Source: an optimization exercise on an open RTL-to-GDS flow (aim: small area, a short achievable clock period and few clock cycles per item). Production flows keep margins and buffers that such runs may drop.
In this exercise RTL edits were held to simulation tests only and were not proved equivalent to the original.
No activity file was given, so power comes from the tool's default toggle rates.

File: flow/design.v
`timescale 1ns / 1ps
module axilite(
    input clk, reset, trigger, ARREADY, RVALID, AWREADY, WREADY, BVALID,
    input[4:0] length,
    input[31:0] source_address, destination_address, RDATA,
    output reg done, ARVALID, RREADY, AWVALID, WVALID, BREADY,
    output reg[31:0] ARADDR, AWADDR, WDATA,
    output reg[4:0] r_count, w_count);
    parameter READ_NONE=3'b000,
              READ_ADDR=3'b001,
              READ_DATA=3'b010,
              READ_STORE=3'b011,
              READ_DONE=3'b100;
    parameter WRITE_NONE=3'b000,          
              WRITE_ADDR=3'b001,
              WRITE_DATA=3'b010,
              WRITE_VALID=3'b011,
              WRITE_DONE=3'b100;
    reg [2:0] r_state, w_state;
    reg fifo_rd;
    reg aw_sent, w_sent;
    wire fifo_wr;
    wire fifo_full, fifo_empty;
    wire [31:0] fifo_data;
    wire start;
    wire [4:0] words;
    assign start = trigger && (w_state==WRITE_NONE);
    assign words = {2'b00, length[4:2]};
    assign fifo_wr = (r_state==READ_DATA) && RREADY && RVALID;
    FIFO fifom(.clk(clk), .reset(reset), .FIFO_RD(fifo_rd), .FIFO_WR(fifo_wr), .RDATA(RDATA), .FIFO_EMPTY(fifo_empty), .FIFO_FULL(fifo_full),
                .DATA_OUT(fifo_data));
    always @(posedge clk) begin
        if(reset) begin
            r_state<= READ_NONE;
            ARVALID<=0;
            RREADY<=0;
            r_count<= 0;
         end
         else begin
            case(r_state)
            READ_NONE: begin
                       if(start) begin
                        ARADDR<= source_address;
                        r_count<= words;
                        if(words!=0) begin
                         ARVALID<=1;
                         r_state<= READ_ADDR; end
                        end
                       end
            READ_ADDR: begin
                       if(ARREADY) begin
                       ARVALID<=0;
                       RREADY<=!fifo_full;
                       r_state<= READ_DATA; end
                       end 
            READ_DATA: begin
                       if(!RREADY)
                        RREADY<=!fifo_full;
                       else if(RVALID) begin
                        RREADY<=0;
                        r_count<=r_count-1;
                        r_state<= READ_STORE; end
                       end 
            READ_STORE: begin
                         r_state<=READ_DONE;
                        end
            READ_DONE: begin
                       if(r_count==0)
                        r_state<=READ_NONE;
                       else begin
                        ARADDR<=ARADDR+4; 
                        ARVALID<=1;
                        r_state<=READ_ADDR; end
                       end
            default:   r_state<=READ_NONE;
            endcase
        end
   end 
   always @(posedge clk) begin
           if(reset) begin
            w_state<= WRITE_NONE;
            AWVALID<=0;
            WVALID<=0;
            BREADY<=0;
            fifo_rd<=0;
            aw_sent<=0;
            w_sent<=0;
            done<=0;
            w_count<= 0;
           end
           else begin 
            fifo_rd<=0;
            case(w_state)
            WRITE_NONE: begin
                         if(start) begin
                          AWADDR<=destination_address;
                          w_count<=words;
                          done<=(words==0);
                          if(words!=0)
                           w_state<=WRITE_ADDR;
                          end
                         end
            WRITE_ADDR: begin
                         if(!fifo_empty) begin 
                          fifo_rd<=1; 
                          w_state<=WRITE_VALID; end
                         end
            WRITE_VALID: begin
                         if(!fifo_rd) begin
                          WDATA<=fifo_data;
                          AWVALID<=1;
                          WVALID<=1;
                          aw_sent<=0;
                          w_sent<=0;
                          w_state<=WRITE_DATA; end
                         end
            WRITE_DATA: begin
                         if(AWREADY && AWVALID) begin
                          AWVALID<=0;
                          aw_sent<=1;
                         end
                         if(WREADY && WVALID) begin
                          WVALID<=0;
                          w_sent<=1;
                         end
                         if((aw_sent || (AWREADY && AWVALID)) && (w_sent || (WREADY && WVALID))) begin
                          BREADY<=1;
                          w_state<=WRITE_DONE; end
                        end
            WRITE_DONE: begin
                         if(BVALID) begin
                          BREADY<=0;
                          w_count<=w_count-1;
                          if(w_count==1) begin
                           done<=1;
                           w_state<=WRITE_NONE; end
                          else begin
                           AWADDR<=AWADDR+4;
                           w_state<=WRITE_ADDR; end
                          end
                        end
            default:    w_state<=WRITE_NONE;
            endcase
      end
     end
endmodule
module FIFO(
    input clk, reset, FIFO_RD, FIFO_WR,
    input [31:0] RDATA,
    output FIFO_EMPTY, FIFO_FULL,
    output reg[31:0] DATA_OUT);
    reg[4:0] fifo_depth;
    reg[31:0] fifo_mem[0:15];
    reg[3:0] n,m;
    integer i;
    assign FIFO_EMPTY = (fifo_depth==0);
    assign FIFO_FULL = (fifo_depth==16);
    always @(posedge clk) begin
    if(reset) begin
                n<=0;
                m<=0;
                fifo_depth<=0;
                DATA_OUT<=0;
                for (i=0; i<16; i=i+1) begin
                fifo_mem[i]<=0; 
                end
               end
    else begin
            if(!FIFO_FULL && FIFO_WR)
                begin
                    fifo_mem[n]<=RDATA;
                    n<=(n==15)? 0:n+1;
                end
            if( !FIFO_EMPTY && FIFO_RD )
                begin
                    DATA_OUT<=fifo_mem[m];
                    m<=(m==15)? 0:m+1;
                end
            fifo_depth<=fifo_depth+(!FIFO_FULL && FIFO_WR)-(!FIFO_EMPTY && FIFO_RD);
          end
     end 
endmodule
File: flow/constraint.sdc
create_clock -name core_clock -period 4.0 [get_ports {clk}]
set_input_delay 0.8000 -clock core_clock [delete_from_list [all_inputs] [get_ports {clk}]]
set_output_delay 0.8000 -clock core_clock [all_outputs]
set_load 0.01 [all_outputs]
File: flow/run.sh
#!/bin/bash
# synth_recipe.tcl (not shown) runs the flow's synth.tcl, then flattens the netlist and writes it again
# the make line also repeats each setting of config.mk as NAME=value (left out here)
make -C /OpenROAD-flow-scripts/flow DESIGN_CONFIG=/design/flow/config.mk WORK_HOME=/design/flow/orfs CLKGATE_MAP_FILE= SYNTH_SCRIPT=/design/flow/synth_recipe.tcl finish
File: flow/config.mk
export PLATFORM = sky130hd
export DESIGN_NAME = axilite
export DESIGN_NICKNAME = axilite
export VERILOG_FILES = /design/flow/design.v
export SDC_FILE = /design/flow/constraint.sdc
export NUM_CORES = 4
export LEC_CHECK = 0
export CAP_MARGIN = 20
export CORE_MARGIN = 2
export CORE_UTILIZATION = 40
export SLEW_MARGIN = 20
==> images/clock_nets.png <==
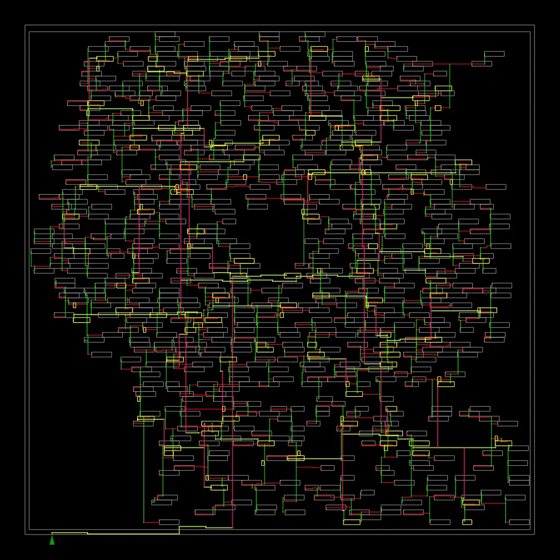
Clk power: 7.07 mW
CLK BUF: 107
TritonCTS Buffers: 75
clk latency of the worst-skew pair: 0.63 ns

==> images/ff_map.png <==
Other sequential cells in the stronger grey, the rest of the logic in the fainter grey.
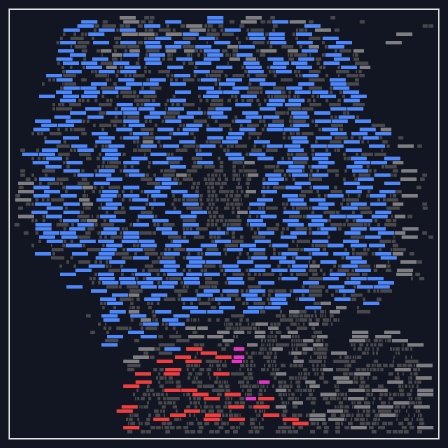
legend:
  `fifom.fifo_mem`:
    colour: blue
    placed_flops: 512
  `w_count`:
    colour: magenta
    placed_flops: 5
    where: bottom centre
  `AWADDR`:
    colour: red
    placed_flops: 32
    where: bottom centre
not coloured: 129
seq pwr: 8.30 mW
register area: 19700 µm²

==> results.yml <==
clocking:
  hold_buffers: 0
  cts_tree: "done"
  postCtsSetupBuffers: 0
cells_and_area:
  multi_input_area_um2: 10300
  area.growth.synth_to_final_pct: 19.8
  final_common_cell: "edfxtp_1"
detailed_routing:
  ant_nets: 0
  wirelength_um: 79300
  first_pass_iters: 5
  vias: 18200
  drc: 0
worst_hold_path:
  hold_path.class: "reg2reg"
  hold_start: "fifom.DATA_OUT[31]"
  hold_depth: 0
synth:
  synthSimpleGateAreaFrac_pct: 16.3
  netlist_area_um2: 30700
  synth_top_family_by_area: "simple AND/OR/NAND/NOR gates"
  synthFlopType: "edfxtp_1"
  synth.distinct_cells: 67
  ys_seq_elements: 678
  synthCells: 2135
  syn_nets: 2262
  yosys_warnings: 2
  synthXorXnorAreaFrac_pct: 1.88
critical_path:
  path_cells: "inv_1, ha_1, nor4b_2, nor2b_1, buf_4, ha_1, inv_1, ha_1, fa_1, a21oi_1, nor2_1, nor2_1, xnor2_1, nor2_1"
  critPathKind: "reg2reg"
  cp.required_ns: 4.48
  cp.buffers_inverters: 3
  critPathMaxStageDelay_ns: 0.45
  cp_max_fo: 9
  cp-startpoint: "fifom.fifo_depth[2]"
  crit_family: "adder cells"
  r2r_end: "fifom.fifo_depth[4]"
place:
  gp_congestion: 0.841
  hpwlAfterDp_um: 47700
  port_buffers: 218
floorplan:
  die_area_um2: 79000
  core.rowCount: 101
  placeableCoreArea_um2: 75900
  pin_count: 221
pwr:
  vdd_drop_max_mv: 0.309
job:
  cap_violations: 0
timing:
  worst_pin_slew_ns: 0.965
  clock_skew_ns: 0.0260
  maxSlewViolCount: 0
  post-route-period-util_pct: 71.7
  fin_crit_ns: 2.87
grt:
  grt_overflow: 0
status:
  status: "finished clean"
Testbench counts, summed over its fixed seeds: cycles 9,027, words 1,011.
[cells by family after synthesis]
logic type | Yosys count
simple gates | 846
flops | 678
buf+inv | 183
compound gates | 174
mux | 170
xor+xnor | 66
fa+ha+maj | 18
[cell usage after synthesis (3+ instances only)]
| library cell | n | area (µm²) |
|---|---|---|
| clkbuf_1 | 90 | 338 |
| mux2i_1 | 7 | 70.1 |
| buf_2 | 26 | 130 |
| nor4_1 | 4 | 25.0 |
| buf_1 | 5 | 18.8 |
| a22oi_1 | 64 | 480 |
| nand2b_1 | 12 | 75.1 |
| buf_6 | 4 | 45.0 |
| a31oi_1 | 3 | 18.8 |
| and3_1 | 11 | 68.8 |
| nor2b_1 | 6 | 37.5 |
| nand4_1 | 14 | 87.6 |
| buf_4 | 3 | 22.5 |
| nor2_4 | 7 | 78.8 |
| nand2_1 | 116 | 435 |
| edfxtp_1 | 608 | 18300 |
| or2_2 | 17 | 106 |
| nand3_1 | 26 | 130 |
| and2_1 | 517 | 3230 |
| o21ai_1 | 10 | 50.1 |
| ha_1 | 17 | 213 |
| mux4_2 | 127 | 2860 |
| nor2_1 | 55 | 206 |
| a21oi_1 | 22 | 110 |
| a211oi_1 | 5 | 37.5 |
| nor4b_2 | 3 | 45.0 |
| inv_1 | 23 | 86.3 |
| dfxtp_1 | 70 | 1400 |
| nor3_1 | 28 | 140 |
| mux2_2 | 35 | 394 |
| xor2_1 | 32 | 280 |
| and4_1 | 10 | 87.6 |
| clkbuf_2 | 30 | 150 |
| o21ai_0 | 57 | 285 |
| xnor2_1 | 34 | 298 |
[report_power, final]
group	switching (mW)	internal, mW
combinational	0.744	0.641
clock	2.89	4.18
sequential	0.219	8.08
[worst max-delay path by stage]
stage / endpoint / slack, ns / cells past startpoint
3_3_place_gp: fifom.fifo_mem[4][1] / 0.76 / 8
5_1_grt: fifom.fifo_depth[4] / 0.95 / 14
3_5_place_dp: fifom.fifo_mem[4][7] / 0.74 / 8
6_report: fifom.fifo_depth[4] / 1.13 / 14
4_1_cts: fifom.fifo_depth[4] / 1.14 / 14
2_1_floorplan: AWADDR[10] / 0.04 / 4
[sequential cells by signal (all words and copies together) (netlist names), 3 cells and up]
signal,flops
fifom.fifo_mem,512
ARADDR,32
AWADDR,32
WDATA,32
fifom.DATA_OUT,32
fifom.fifo_depth,5
r_count,5
w_count,5
fifom.m,4
fifom.n,4
r_state,3
w_state,3
[stage by stage]
stage | worst slack [ns] | std cells | cell area [µm²] | power [mW]
2_1_floorplan | 0.0435 | 2135 | 30700 | 9.15
3_3_place_gp | 0.764 | 3298 | 34300 | 9.80
3_5_place_dp | 0.742 | 3298 | 34300 | 9.85
4_1_cts | 1.14 | 3437 | 36800 | 16.9
5_1_grt | 0.950 | 3439 | 36800 | 17.3
6_report | 1.13 | 3439 | 36800 | 16.8
[final cells by class]
class	count	share of cell area [%]
Timing Repair Buffer	293	7.89
Clock buffer	107	5.75
Clock inverter	32	1.12
Inverter	23	0.235
Antenna cell	2	0.0136
Sequential cell	678	53.4
Tap cell	1030	3.50
Multi-Input combinational cell	1274	28.1
[metal layers]
metal | global-route usage [%] | routed length, µm | share of wire, % | up-vias
met5 | 0 | 0 | 0 | -
met4 | 7.10 | 2260 | 2.9 | 0
met3 | 2.72 | 3940 | 5.0 | 126
met2 | 34.9 | 39900 | 50 | 485
met1 | 26.6 | 33200 | 42 | 9383
li1 | - | - | - | 8248

static timing again, ports no longer ideal:
The results above use ideal ports. As a check the final layout listed here was re-extracted and re-timed, cells and wires unchanged. Step 1: set_driving_cell puts a clkbuf_16 on clk and a buf_2 on each other input, an assumption about the parent block. Step 2, shift: input delay + t, output delay - t, t = (earliest + latest rising clock arrival at the registers) / 2. This alone moves slack from input paths to output paths. Slacks: ideal / step 1 / step 2; pairs: ideal / step 1.
t, ns: 0.680
setup WS [ns]: 1.132 / 1.132 / 0.657
worst register clock-pin slew, ns: 0.06 / 0.06
After both steps setup and hold are still met in this run. For this run, drivers alone change the setup slack by 0.000 ns; drivers and shift together by -0.475 ns.
